Context: an optimization exercise on an open-source flow, tuned for small area. The choices shown serve that exercise and are no tape-out recipe. Function was checked by simulation only, so behaviour that the tests miss may differ from the original. The series may have gaps, and a smaller design here may also do less where the tests do not look. Power is estimated from default activity; no workload was simulated.

`design.v`:
```
module CodorConvolutional1(rsc_in, rsc_out);
	parameter IN2_INVERTED = 0;
	input  [7:0] rsc_in;
	output [7:0] rsc_out;
	wire u6, u5, u4, u3, u2, u1;
	assign rsc_out[7] = rsc_in[7];
	te_xor2 g6 (.a(rsc_in[6]),  .b(rsc_in[7]), .y(u6));
	assign rsc_out[6] = u6;
	te_xor2 g5 (.a(rsc_in[5]),  .b(u6),        .y(rsc_out[5]));
	te_xor2 g5u(.a(rsc_in[5]),  .b(rsc_in[6]), .y(u5));
	te_xor2 g4 (.a(rsc_in[4]),  .b(u5),        .y(rsc_out[4]));
	te_xor2 g4u(.a(rsc_out[4]), .b(u6),        .y(u4));
	te_xor2 g3 (.a(rsc_in[3]),  .b(u4),        .y(rsc_out[3]));
	te_xor2 g3u(.a(rsc_out[3]), .b(u5),        .y(u3));
	generate
		if (IN2_INVERTED)
			te_xnor2 g2(.a(rsc_in[2]), .b(u3), .y(rsc_out[2]));
		else
			te_xor2  g2(.a(rsc_in[2]), .b(u3), .y(rsc_out[2]));
	endgenerate
	te_xor2 g2u(.a(rsc_out[2]), .b(u4),        .y(u2));
	te_xor2 g1 (.a(rsc_in[1]),  .b(u2),        .y(rsc_out[1]));
	te_xor2 g1u(.a(rsc_out[1]), .b(u3),        .y(u1));
	te_xor2 g0 (.a(rsc_in[0]),  .b(u1),        .y(rsc_out[0]));
endmodule
module te_xor2(a, b, y);
	input a, b; output y;
	assign y = a ^ b;
endmodule
module te_xnor2(a, b, y);
	input a, b; output y;
	assign y = ~(a ^ b);
endmodule
module INTERLEAVER(Date_Intrare, select_intretesator, Intretesator_Out);
	input  [7:0] Date_Intrare;
	input  [1:0] select_intretesator;
	output [7:0] Intretesator_Out;
	wire [7:0] x = Date_Intrare;
	wire s0 = select_intretesator[0];
	wire s1 = select_intretesator[1];
	wire d0, nd0, nd1, nd2, nd3, ne;
	te_nor2   g_d0 (.a(s1), .b(s0), .y(d0));            
	te_inv    g_nd0(.a(d0), .y(nd0));                   
	te_nand2b g_nd1(.a_n(s1), .b(s0), .y(nd1));         
	te_nand2b g_nd2(.a_n(s0), .b(s1), .y(nd2));         
	te_nand2  g_nd3(.a(s1), .b(s0), .y(nd3));           
	te_nand2  g_ne (.a(nd0), .b(nd3), .y(ne));          
	wire [7:0] lo, hi;  
	te_o22ai m7a(.a1(x[2]), .a2(nd2), .b1(x[7]), .b2(nd3), .y(hi[7]));
	te_nor2  m7b(.a(x[5]), .b(s1), .y(lo[7]));
	te_nor2  m7 (.a(hi[7]), .b(lo[7]), .y(Intretesator_Out[7]));
	te_o22ai m6a(.a1(x[1]), .a2(nd0), .b1(x[6]), .b2(nd1), .y(lo[6]));
	te_o22ai m6b(.a1(x[7]), .a2(nd2), .b1(x[3]), .b2(nd3), .y(hi[6]));
	te_nor2  m6 (.a(lo[6]), .b(hi[6]), .y(Intretesator_Out[6]));
	te_o22ai m5a(.a1(x[2]), .a2(nd1), .b1(x[6]), .b2(nd3), .y(hi[5]));
	te_nor2  m5b(.a(x[4]), .b(s0), .y(lo[5]));
	te_nor2  m5 (.a(hi[5]), .b(lo[5]), .y(Intretesator_Out[5]));
	te_o22ai m4a(.a1(x[3]), .a2(nd0), .b1(x[4]), .b2(nd1), .y(lo[4]));
	te_o22ai m4b(.a1(x[5]), .a2(nd2), .b1(x[2]), .b2(nd3), .y(hi[4]));
	te_nor2  m4 (.a(lo[4]), .b(hi[4]), .y(Intretesator_Out[4]));
	te_o22ai m3a(.a1(x[6]), .a2(nd0), .b1(x[0]), .b2(nd1), .y(lo[3]));
	te_o22ai m3b(.a1(x[3]), .a2(nd2), .b1(x[5]), .b2(nd3), .y(hi[3]));
	te_nor2  m3 (.a(lo[3]), .b(hi[3]), .y(Intretesator_Out[3]));
	te_o22ai m2 (.a1(x[2]), .a2(nd0), .b1(x[1]), .b2(d0), .y(Intretesator_Out[2]));
	te_o22ai m1a(.a1(x[7]), .a2(nd0), .b1(x[3]), .b2(nd1), .y(lo[1]));
	te_o22ai m1b(.a1(x[0]), .a2(nd2), .b1(x[4]), .b2(nd3), .y(hi[1]));
	te_nor2  m1 (.a(lo[1]), .b(hi[1]), .y(Intretesator_Out[1]));
	te_o22ai m0a(.a1(x[7]), .a2(nd1), .b1(x[6]), .b2(nd2), .y(hi[0]));
	te_nor2b m0b(.a(x[0]), .b_n(ne), .y(lo[0]));
	te_nor2  m0 (.a(hi[0]), .b(lo[0]), .y(Intretesator_Out[0]));
endmodule
module te_inv(a, y);
	input a; output y;
	assign y = ~a;
endmodule
module te_nor2(a, b, y);
	input a, b; output y;
	assign y = ~(a | b);
endmodule
module te_nor2b(a, b_n, y);
	input a, b_n; output y;
	assign y = ~(a | ~b_n);
endmodule
module te_nand2(a, b, y);
	input a, b; output y;
	assign y = ~(a & b);
endmodule
module te_nand2b(a_n, b, y);
	input a_n, b; output y;
	assign y = ~(~a_n & b);
endmodule
module te_o22ai(a1, a2, b1, b2, y);
	input a1, a2, b1, b2; output y;
	assign y = ~((a1 | a2) & (b1 | b2));
endmodule
module Turbo_TOP(clk, reset, select_interleaver, Date_In, Date_Iesire);
	input         clk, reset;
	input  [1:0]  select_interleaver;  
	input  [7:0]  Date_In;
	output [23:0] Date_Iesire;
	wire [7:0] CodorConvolutional_Out;               
	wire [7:0] CodorConvolutional_Intretesator_Out;  
	wire [7:0] INTERLEAVER_OUT;                      
	CodorConvolutional1 C1(.rsc_in(Date_In), .rsc_out(CodorConvolutional_Out));
	INTERLEAVER I(.Date_Intrare(Date_In), .select_intretesator(select_interleaver), .Intretesator_Out(INTERLEAVER_OUT));
	CodorConvolutional1 #(.IN2_INVERTED(1)) C2(.rsc_in(INTERLEAVER_OUT), .rsc_out(CodorConvolutional_Intretesator_Out));
	genvar i;
	generate
		for (i = 0; i < 8; i = i + 1) begin : bits
			assign Date_Iesire[3*i+2] = Date_In[i];
			assign Date_Iesire[3*i+1] = CodorConvolutional_Out[i];
			assign Date_Iesire[3*i]   = CodorConvolutional_Intretesator_Out[i];
		end
	endgenerate
endmodule
```
`flow/run.sh`:
```
#!/bin/bash
# Own layout flow: the standard layout (standard.sh), with two changes:
#  - synthesis maps the design with an area-only ABC script and keeps the small
#    gate modules (te_*) of the RTL as the single cells they describe, then
#    flattens the design as the standard synthesis does;
#  - the port buffers that placement inserts are sky130_fd_sc_hd__buf_1.
# Each tool's full output goes to a log file of its own in this folder.
set -euo pipefail
WORK=$(pwd)
RESULTS=$WORK/orfs/results/$FLOW_PLATFORM/Turbo_TOP/base

# 1. the standard synthesis (makes the results folder, the canonical RTLIL and the SDC)
bash standard.sh synth > "$WORK/standard_synth.log" 2>&1

# 2. our own synthesis of the same design.v, replacing the standard netlist
yosys -c "$WORK/flow/synth.tcl" > "$WORK/own_synth.log" 2>&1
cp "$WORK/own_synth.v" "$RESULTS/1_2_yosys.v"

# 3. the rest of the standard layout, from the new netlist
export BUFFER_PORTS_ARGS="-buffer_cell sky130_fd_sc_hd__buf_1"
bash standard.sh > "$WORK/standard_layout.log" 2>&1
```
`flow/area.abc`:
```
strash
 &get -n
 &nf -p -a -R 1000
 &put
```
`flow/synth.tcl`:
```
# Area-oriented synthesis of design.v. Same front end as the standard synthesis
# (synth -nofsm -noshare, flattened, nets of function calls renamed), but ABC
# maps with an area-only script and without buffering or resizing, and the
# RTL's te_* gate modules are mapped on their own (each becomes one cell)
# before the design is flattened.
yosys -import
set lib $::env(FLOW_HOME)/platforms/$::env(FLOW_PLATFORM)/lib/sky130_fd_sc_hd__tt_025C_1v80.lib
set work [pwd]
read_liberty -lib $lib
read_verilog -sv $::env(FLOW_DESIGN)
hierarchy -check -top $::env(FLOW_TOP)
setattr -mod -set keep_hierarchy 1 te_*
synth -nofsm -noshare -top $::env(FLOW_TOP) -flatten
opt_clean -purge
abc -liberty $lib -dont_use *lpflow* -dont_use *probe* -script $work/flow/area.abc
# left out here: clean up, clear keep_hierarchy, flatten
hilomap -singleton -hicell sky130_fd_sc_hd__conb_1 HI -locell sky130_fd_sc_hd__conb_1 LO
splitnets
opt_clean -purge
insbuf -buf sky130_fd_sc_hd__buf_1 A X
# left out here: hide names made inside functions
check -assert -mapped
tee -o $work/own_synth_stat.txt stat -liberty $lib
write_verilog -noattr -nohex -nodec $work/own_synth.v
```
`standard.sh`:
```
#!/bin/bash
# synth_recipe.tcl (not shown) runs the flow's synth.tcl, then flattens the netlist and writes it again
# the make line also repeats each setting of config.mk as NAME=value (left out here)
make -C /OpenROAD-flow-scripts/flow DESIGN_CONFIG=/design/flow/config.mk WORK_HOME=/design/flow/orfs CLKGATE_MAP_FILE= SYNTH_SCRIPT=/design/flow/synth_recipe.tcl "${@:-finish}"
```
`config.mk`:
```
export PLATFORM = sky130hd
export DESIGN_NAME = Turbo_TOP
export DESIGN_NICKNAME = Turbo_TOP
export VERILOG_FILES = /design/flow/design.v
export SDC_FILE = /design/flow/constraint.sdc
export NUM_CORES = 4
export LEC_CHECK = 0
export CAP_MARGIN = 20
export CORE_AREA = 3 3 63 63
export DIE_AREA = 0 0 66 66
export SLEW_MARGIN = 20
```
`constraint.sdc`:
```
create_clock -name core_clock -period 35.0 [get_ports {clk}]
set_input_delay 7.0000 -clock core_clock [delete_from_list [all_inputs] [get_ports {clk}]]
set_output_delay 7.0000 -clock core_clock [all_outputs]
set_load 0.01 [all_outputs]
```
==> run_1/closeup.png <==
Window x 13 to 53, y 13 to 53 um. Cells in grey, sequential cells in the stronger grey; small squares are vias.
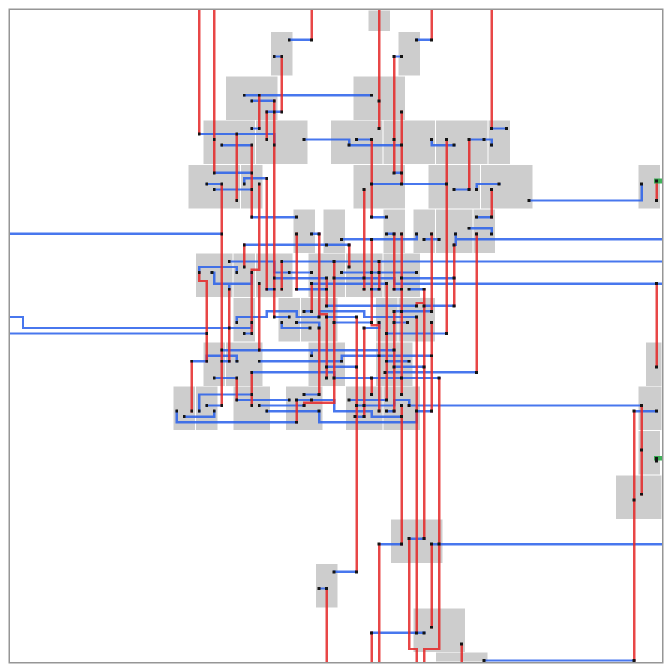
layer	colour
M3	green
M2	red
M1	blue
sequential cells in the window	0
cells with their middle in the window	48
most frequent	xor2_1 (13), o22ai_1 (12), nor2_1 (10)

==> run_1/placed.png <==
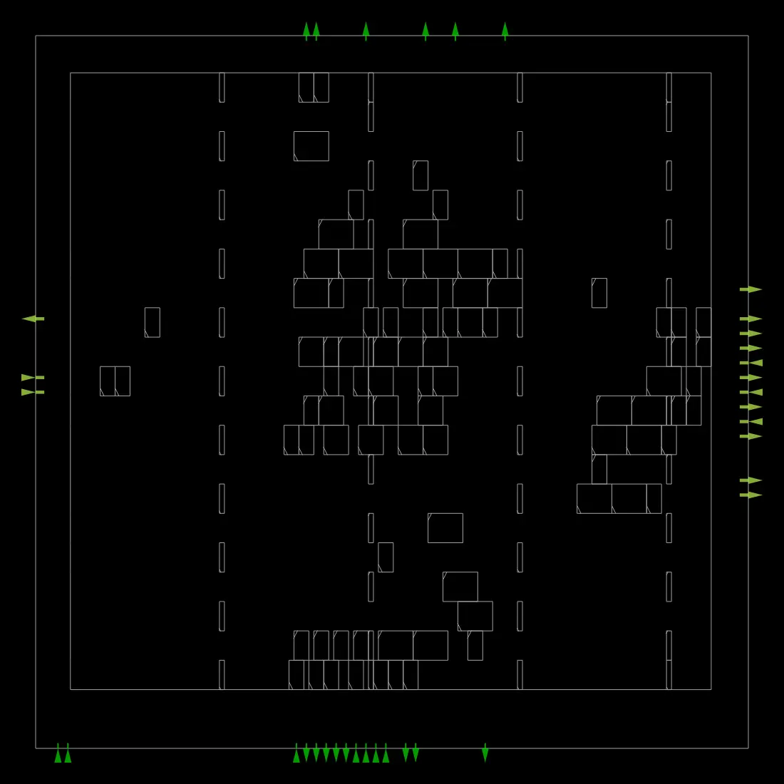
row count: 21
post-layout util: 0.1587
filler cell count in the final layout: 397
core area: 3390 um2

==> results by group, run 1 <==
Die
  • Initial core utilization: 0.1307
  • Ports: 36
  • Die Ht: around 66 um
  • DIE AREA: 4356 um2

Worst hold path
  • Hold Path End: Date_Iesire[5]
  • Hold Startpoint: Date_In[1]
  • Hold Crit Class: in2out

Yosys
  • Warning count from the yosys run: 0
  • Mapped Nets: just under 90

Route
  • Remaining DRCs: 0
  • Vias: around 470
  • Final ANT Viol Nets: 0
  • Final WL: ~1300 um
  • Via/cell ratio: around 3.6
  • DRT iter0 DRCs: 7

Timing
  • Final setup vio count: 0
  • Slew HR: 0.7626
  • Post-Route Setup TNS: 0 ns
  • Hold Violations, Final: 0
  • Period minus WS final: around 17 ns

Worst setup path
  • Critical path endpoint category: output pin
  • Crit path max fanout: 6
  • Crit path arrival time: around 10 ns
  • Max incr delay on CP: 0.27 ns

Finish
  • Register area: 0 um2
  • Final Net Count: 100
  • FFs & Latches: 0

Global route
  • GRT Total Usage: 0.05413
  • Largest net degree at the start of global routing: 8

Outcome
  • Status: finished clean

Clock network
  • Post-CTS setup buffer count: 0
==> run_1/route_heat.png <==
The bar under the picture is 20 um long. 13 x 13 tiles, from white (low) to dark blue (high), scaled to the fullest tile. Values are wire area over tile area, all layers added.
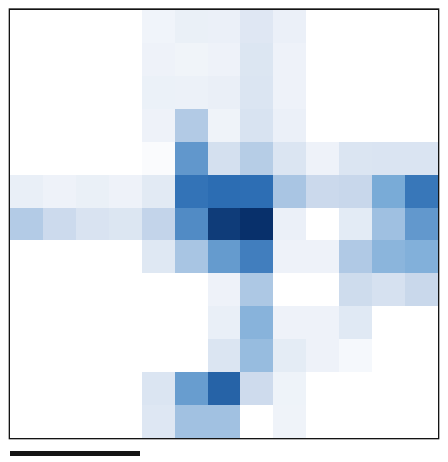
nearly empty tiles	49%
tiles over half the peak	7.7%
mean over tiles	0.046

==> run_1/layers.png <==
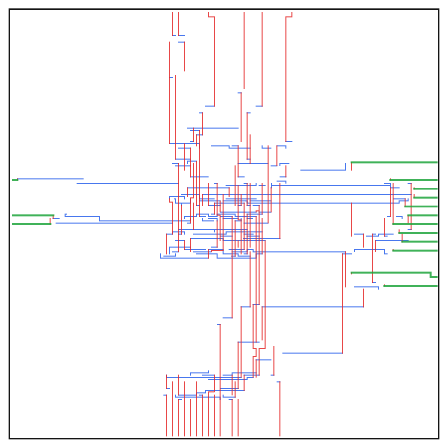
layer	colour	wire length
M2	red	641 um
M1	blue	532 um
M3	green	95.2 um

[run 1: area by class of cell]
type,count,area share
inverter,1,0.006977
timing repair buffer,34,0.2372
tap,46,0.1070
multi-input combinational,51,0.6488
[run 1: how the worst max path moves through the flow]
stage                          startpoint        endpoint  slack (ns)  depth (start not counted)
floorplan           select_interleaver[0]  Date_Iesire[0]       18.28                         15
global placement    select_interleaver[1]  Date_Iesire[0]       17.86                         15
detailed placement  select_interleaver[1]  Date_Iesire[0]       17.83                         15
CTS                 select_interleaver[1]  Date_Iesire[0]       17.83                         15
global route        select_interleaver[1]  Date_Iesire[0]       17.45                         15
finish              select_interleaver[1]  Date_Iesire[0]       17.87                         15
[run 1: routing by layer]
metal | vias up | share of wire | GRT usage
li1 | 252 | - | -
met2 | 15 | 0.51 | 0.1026
met5 | - | 0 | 0
met1 | 207 | 0.42 | 0.07056
met3 | 0 | 0.075 | 0.003401
met4 | 0 | 0 | 0
[run 1: critical path, delay by kind of cell]
kind	cells	cell delay, ns
AO/OA/AOI/OAI	1	0.13
buffers and inverters	2	0.35
XOR/XNOR	10	2.19
AND/OR/NAND/NOR	2	0.45
[run 1: layout by cell type, fill, tap and decap left out]
| master | count |
|---|---|
| nor2_1 | 10 |
| clkinv_1 | 1 |
| o22ai_1 | 12 |
| xnor2_1 | 1 |
| nor2b_1 | 1 |
| nand2b_1 | 2 |
| nand2_1 | 2 |
| xor2_1 | 23 |
| buf_1 | 34 |
[run 1: power by group]
group | switching, mW | leakage, nW | internal [mW]
Clock | 0 | 0 | 0
Combinational | 0.0216 | 0.188 | 0.0130
Sequential | 0 | 0 | 0
[run 1: metrics by stage]
| stage | total power [mW] | hold WS [ns] | setup WS, ns | cells |
|---|---|---|---|---|
| 6_report | 0.03462 | 14.27 | 17.87 | 132 |
| 5_1_grt | 0.03924 | 14.30 | 17.45 | 132 |
| 4_1_cts | 0.03558 | 14.28 | 17.83 | 132 |
| 3_5_place_dp | 0.03555 | 14.28 | 17.83 | 132 |
| 3_3_place_gp | 0.03542 | 14.28 | 17.86 | 132 |
| 2_1_floorplan | 0.03076 | 14.10 | 18.28 | 76 |
==> run 2, diff against run 1 <==
--- a/design.v
+++ b/design.v
@@ -38,13 +38,12 @@
 	wire [7:0] x = Date_Intrare;
 	wire s0 = select_intretesator[0];
 	wire s1 = select_intretesator[1];
-	wire d0, nd0, nd1, nd2, nd3, ne;
+	wire d0, nd0, nd1, nd2, nd3;
 	te_nor2   g_d0 (.a(s1), .b(s0), .y(d0));            
 	te_inv    g_nd0(.a(d0), .y(nd0));                   
 	te_nand2b g_nd1(.a_n(s1), .b(s0), .y(nd1));         
 	te_nand2b g_nd2(.a_n(s0), .b(s1), .y(nd2));         
 	te_nand2  g_nd3(.a(s1), .b(s0), .y(nd3));           
-	te_nand2  g_ne (.a(nd0), .b(nd3), .y(ne));          
 	wire [7:0] lo, hi;  
 	te_o22ai m7a(.a1(x[2]), .a2(nd2), .b1(x[7]), .b2(nd3), .y(hi[7]));
 	te_nor2  m7b(.a(x[5]), .b(s1), .y(lo[7]));
@@ -65,9 +64,9 @@
 	te_o22ai m1a(.a1(x[7]), .a2(nd0), .b1(x[3]), .b2(nd1), .y(lo[1]));
 	te_o22ai m1b(.a1(x[0]), .a2(nd2), .b1(x[4]), .b2(nd3), .y(hi[1]));
 	te_nor2  m1 (.a(lo[1]), .b(hi[1]), .y(Intretesator_Out[1]));
-	te_o22ai m0a(.a1(x[7]), .a2(nd1), .b1(x[6]), .b2(nd2), .y(hi[0]));
-	te_nor2b m0b(.a(x[0]), .b_n(ne), .y(lo[0]));
-	te_nor2  m0 (.a(hi[0]), .b(lo[0]), .y(Intretesator_Out[0]));
+	te_o22ai m0a(.a1(x[0]), .a2(nd0), .b1(x[7]), .b2(nd1), .y(lo[0]));
+	te_o22ai m0b(.a1(x[6]), .a2(nd2), .b1(x[0]), .b2(nd3), .y(hi[0]));
+	te_nor2  m0 (.a(lo[0]), .b(hi[0]), .y(Intretesator_Out[0]));
 endmodule
 module te_inv(a, y);
 	input a; output y;
@@ -76,10 +75,6 @@
 module te_nor2(a, b, y);
 	input a, b; output y;
 	assign y = ~(a | b);
-endmodule
-module te_nor2b(a, b_n, y);
-	input a, b_n; output y;
-	assign y = ~(a | ~b_n);
 endmodule
 module te_nand2(a, b, y);
 	input a, b; output y;
==> run_2/placed.png <==
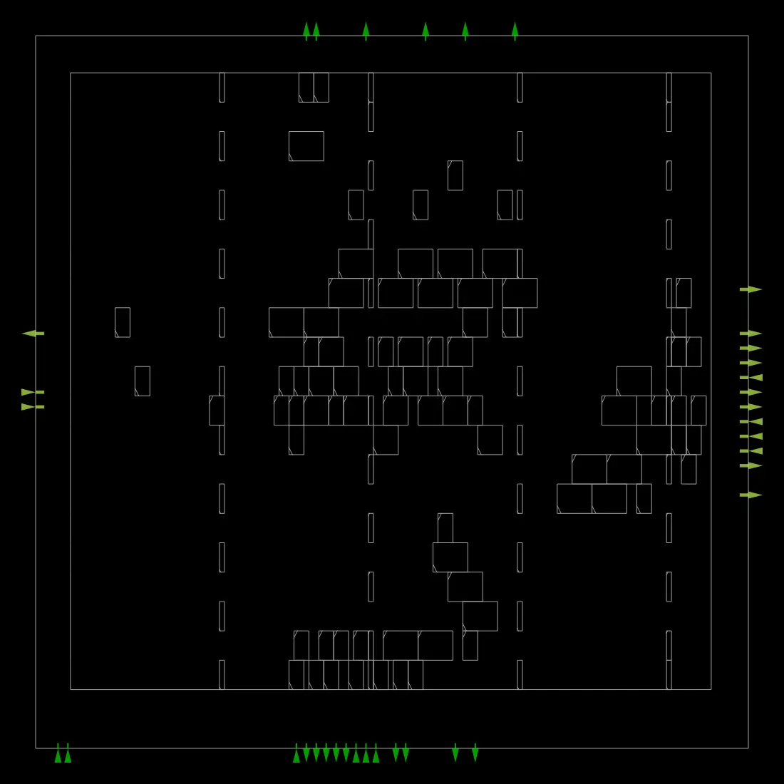
FFs & Latches: 0
Seq area share: 0
post-layout util: 0.1576

==> run_2/critical_path.png <==
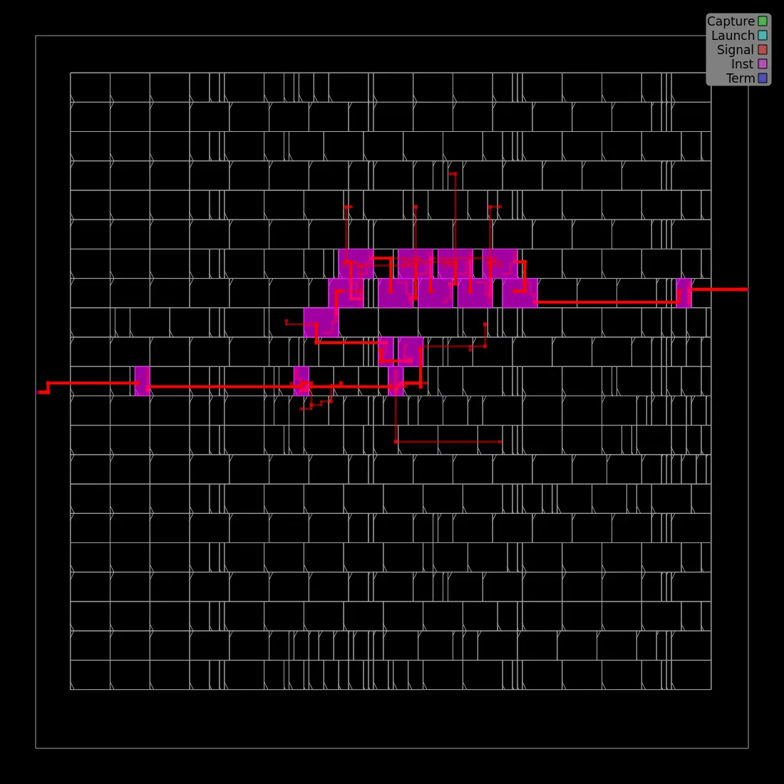
Post-Route Setup TNS: 0 ns
final cell count without fillers: 131
PnR worst setup slack: 17.83 ns
Period minus WS final: 17.17 ns

==> results by group, run 2 <==
Power and ir drop
  • Reg power frac: 0 (about the same)
  • Cell internal pwr: 0.01303 mW (was 0.01304 mW)
  • Combinational Power Share: 1.000 (about the same)
  • Psw: 0.02194 mW (was 0.02158 mW)
  • Power Total: 0.03496 mW (was 0.03462 mW)
  • Clock share of power: 0 (about the same)
  • Sw Share: 0.6275 (was 0.6233)

Global route
  • Largest net degree at the start of global routing: 8 (unchanged)
  • Grt peak-use layer: met2 (unchanged)
  • GRT Total Usage: 0.05343 (was 0.05413)
  • GR Util met2: 0.09887 (was 0.1026)
  • M1 GR Usage: 0.07157 (was 0.07056)
  • GR Util met3: 0.003401 (unchanged)
  • Initial antenna violation count: 0 (unchanged)

Worst hold path
  • Hold Crit Class: in2out (unchanged)
  • Hold Startpoint: Date_In[1] (unchanged)
  • Hold Path End: Date_Iesire[5] (unchanged)

Route
  • DRT iter0 DRCs: 6 (was 7)
  • Via/cell ratio: 3.695 (was 3.591)
  • Remaining DRCs: 0 (unchanged)
  • Final ANT Viol Nets: 0 (unchanged)

Outcome
  • Status: finished clean (unchanged)

Die
  • Initial core utilization: 0.1296 (was 0.1307)
  • Row count: 21 (unchanged)
  • Ports: 36 (unchanged)
  • Die Ht: 66 um (unchanged)

Worst setup path
  • Critical path endpoint category: output pin (unchanged)
  • Crit path arrival time: 10.17 ns (was 10.13 ns)
  • Crit-path leading delay family: XOR/XNOR gates (unchanged)
  • Max incr delay on CP: 0.27 ns (about the same)
  • CP bufs+invs: 3 (was 2)

Finish
  • Commonest cells after routing, fill and taps aside: 34 x buf_1, 23 x xor2_1, 13 x o22ai_1 (was 34 x buf_1, 23 x xor2_1, 12 x o22ai_1)
  • Most common cell after layout, fill and taps aside: buf_1 (unchanged)
  • Final Net Count: 99 (was 100)
  • Register area: 0 um2 (unchanged)
  • Filler cell count in the final layout: 410 (was 397)

Clock network
  • Post-CTS setup buffer count: 0 (unchanged)

Timing
  • Hold Violations, Final: 0 (unchanged)
  • Final setup vio count: 0 (unchanged)
  • Slew HR: 0.7649 (was 0.7626)

Yosys
  • Mapped Nets: 87 (was 88)
  • Warning count from the yosys run: 0 (unchanged)
==> run_2/route_heat.png <==
The bar under the picture is 20 um long. 13 x 13 tiles, from white (low) to dark blue (high), scaled to the fullest tile. Values are wire area over tile area, all layers added.
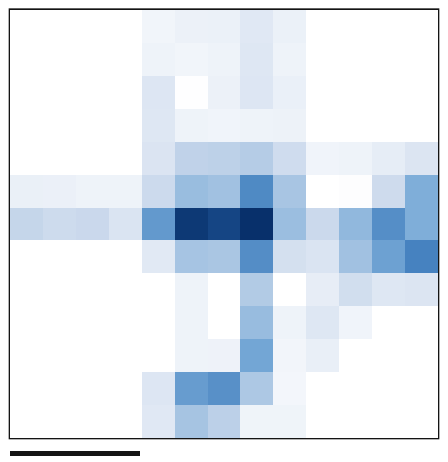
fullest tile	0.37
nearly empty tiles	49%
mean over tiles	0.047
final WL: 1287 um
Vias: 484
Wirelength per Cell: 9.824 um

==> run_2/closeup.png <==
Window x 13 to 53, y 13 to 53 um. Cells in grey, sequential cells in the stronger grey; small squares are vias.
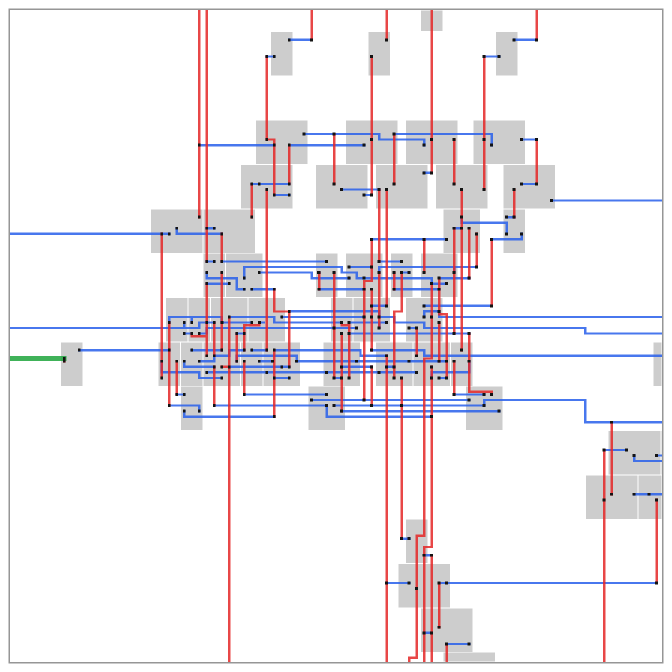

## run 2: cell count changes in the layout (fill, tap and decap cells not counted)
cell     previous run  this run
nand2_1             2         1
o22ai_1            12        13
nor2b_1             1         0
## run 2: worst max path at each step
| stage | start | end | slack [ns] | depth (start not counted) |
|---|---|---|---|---|
| final | select_interleaver[0] | Date_Iesire[0] | 17.83 | 16 |
| after detailed placement | select_interleaver[1] | Date_Iesire[0] | 17.79 | 15 |
| after floorplan | select_interleaver[0] | Date_Iesire[0] | 18.28 | 15 |
| after CTS | select_interleaver[1] | Date_Iesire[0] | 17.79 | 15 |
| after global routing | select_interleaver[0] | Date_Iesire[0] | 17.39 | 16 |
| after global placement | select_interleaver[1] | Date_Iesire[0] | 17.85 | 15 |
## run 2: area by class of cell
type	count	area share
tap	46	0.1077
inverter	1	0.007026
timing repair buffer	34	0.2389
multi-input combinational	50	0.6464
## run 2: metrics by stage
stage | std cells | cell area [um2] | hold WS, ns | setup slack, ns
after floorplan | 75 | 439.2 | 14.10 | 18.28
after global placement | 131 | 534.3 | 14.28 | 17.85
after detailed placement | 131 | 534.3 | 14.28 | 17.79
after CTS | 131 | 534.3 | 14.28 | 17.79
after global routing | 131 | 534.3 | 14.30 | 17.39
final | 131 | 534.3 | 14.27 | 17.83
## run 2: metal layers
layer,share of wire,vias up,wire [um]
li1,-,251,-
met3,0.069,0,89
met4,0,0,0
met1,0.43,218,551
met5,0,-,0
met2,0.50,15,646
## run 2: power by group through the flow
stage,clock [mW],sequential (mW),combinational (mW)
2_1_floorplan,0,0,0.0307
3_3_place_gp,0,0,0.0355
3_5_place_dp,0,0,0.0358
4_1_cts,0,0,0.0358
5_1_grt,0,0,0.0389
6_report,0,0,0.0350
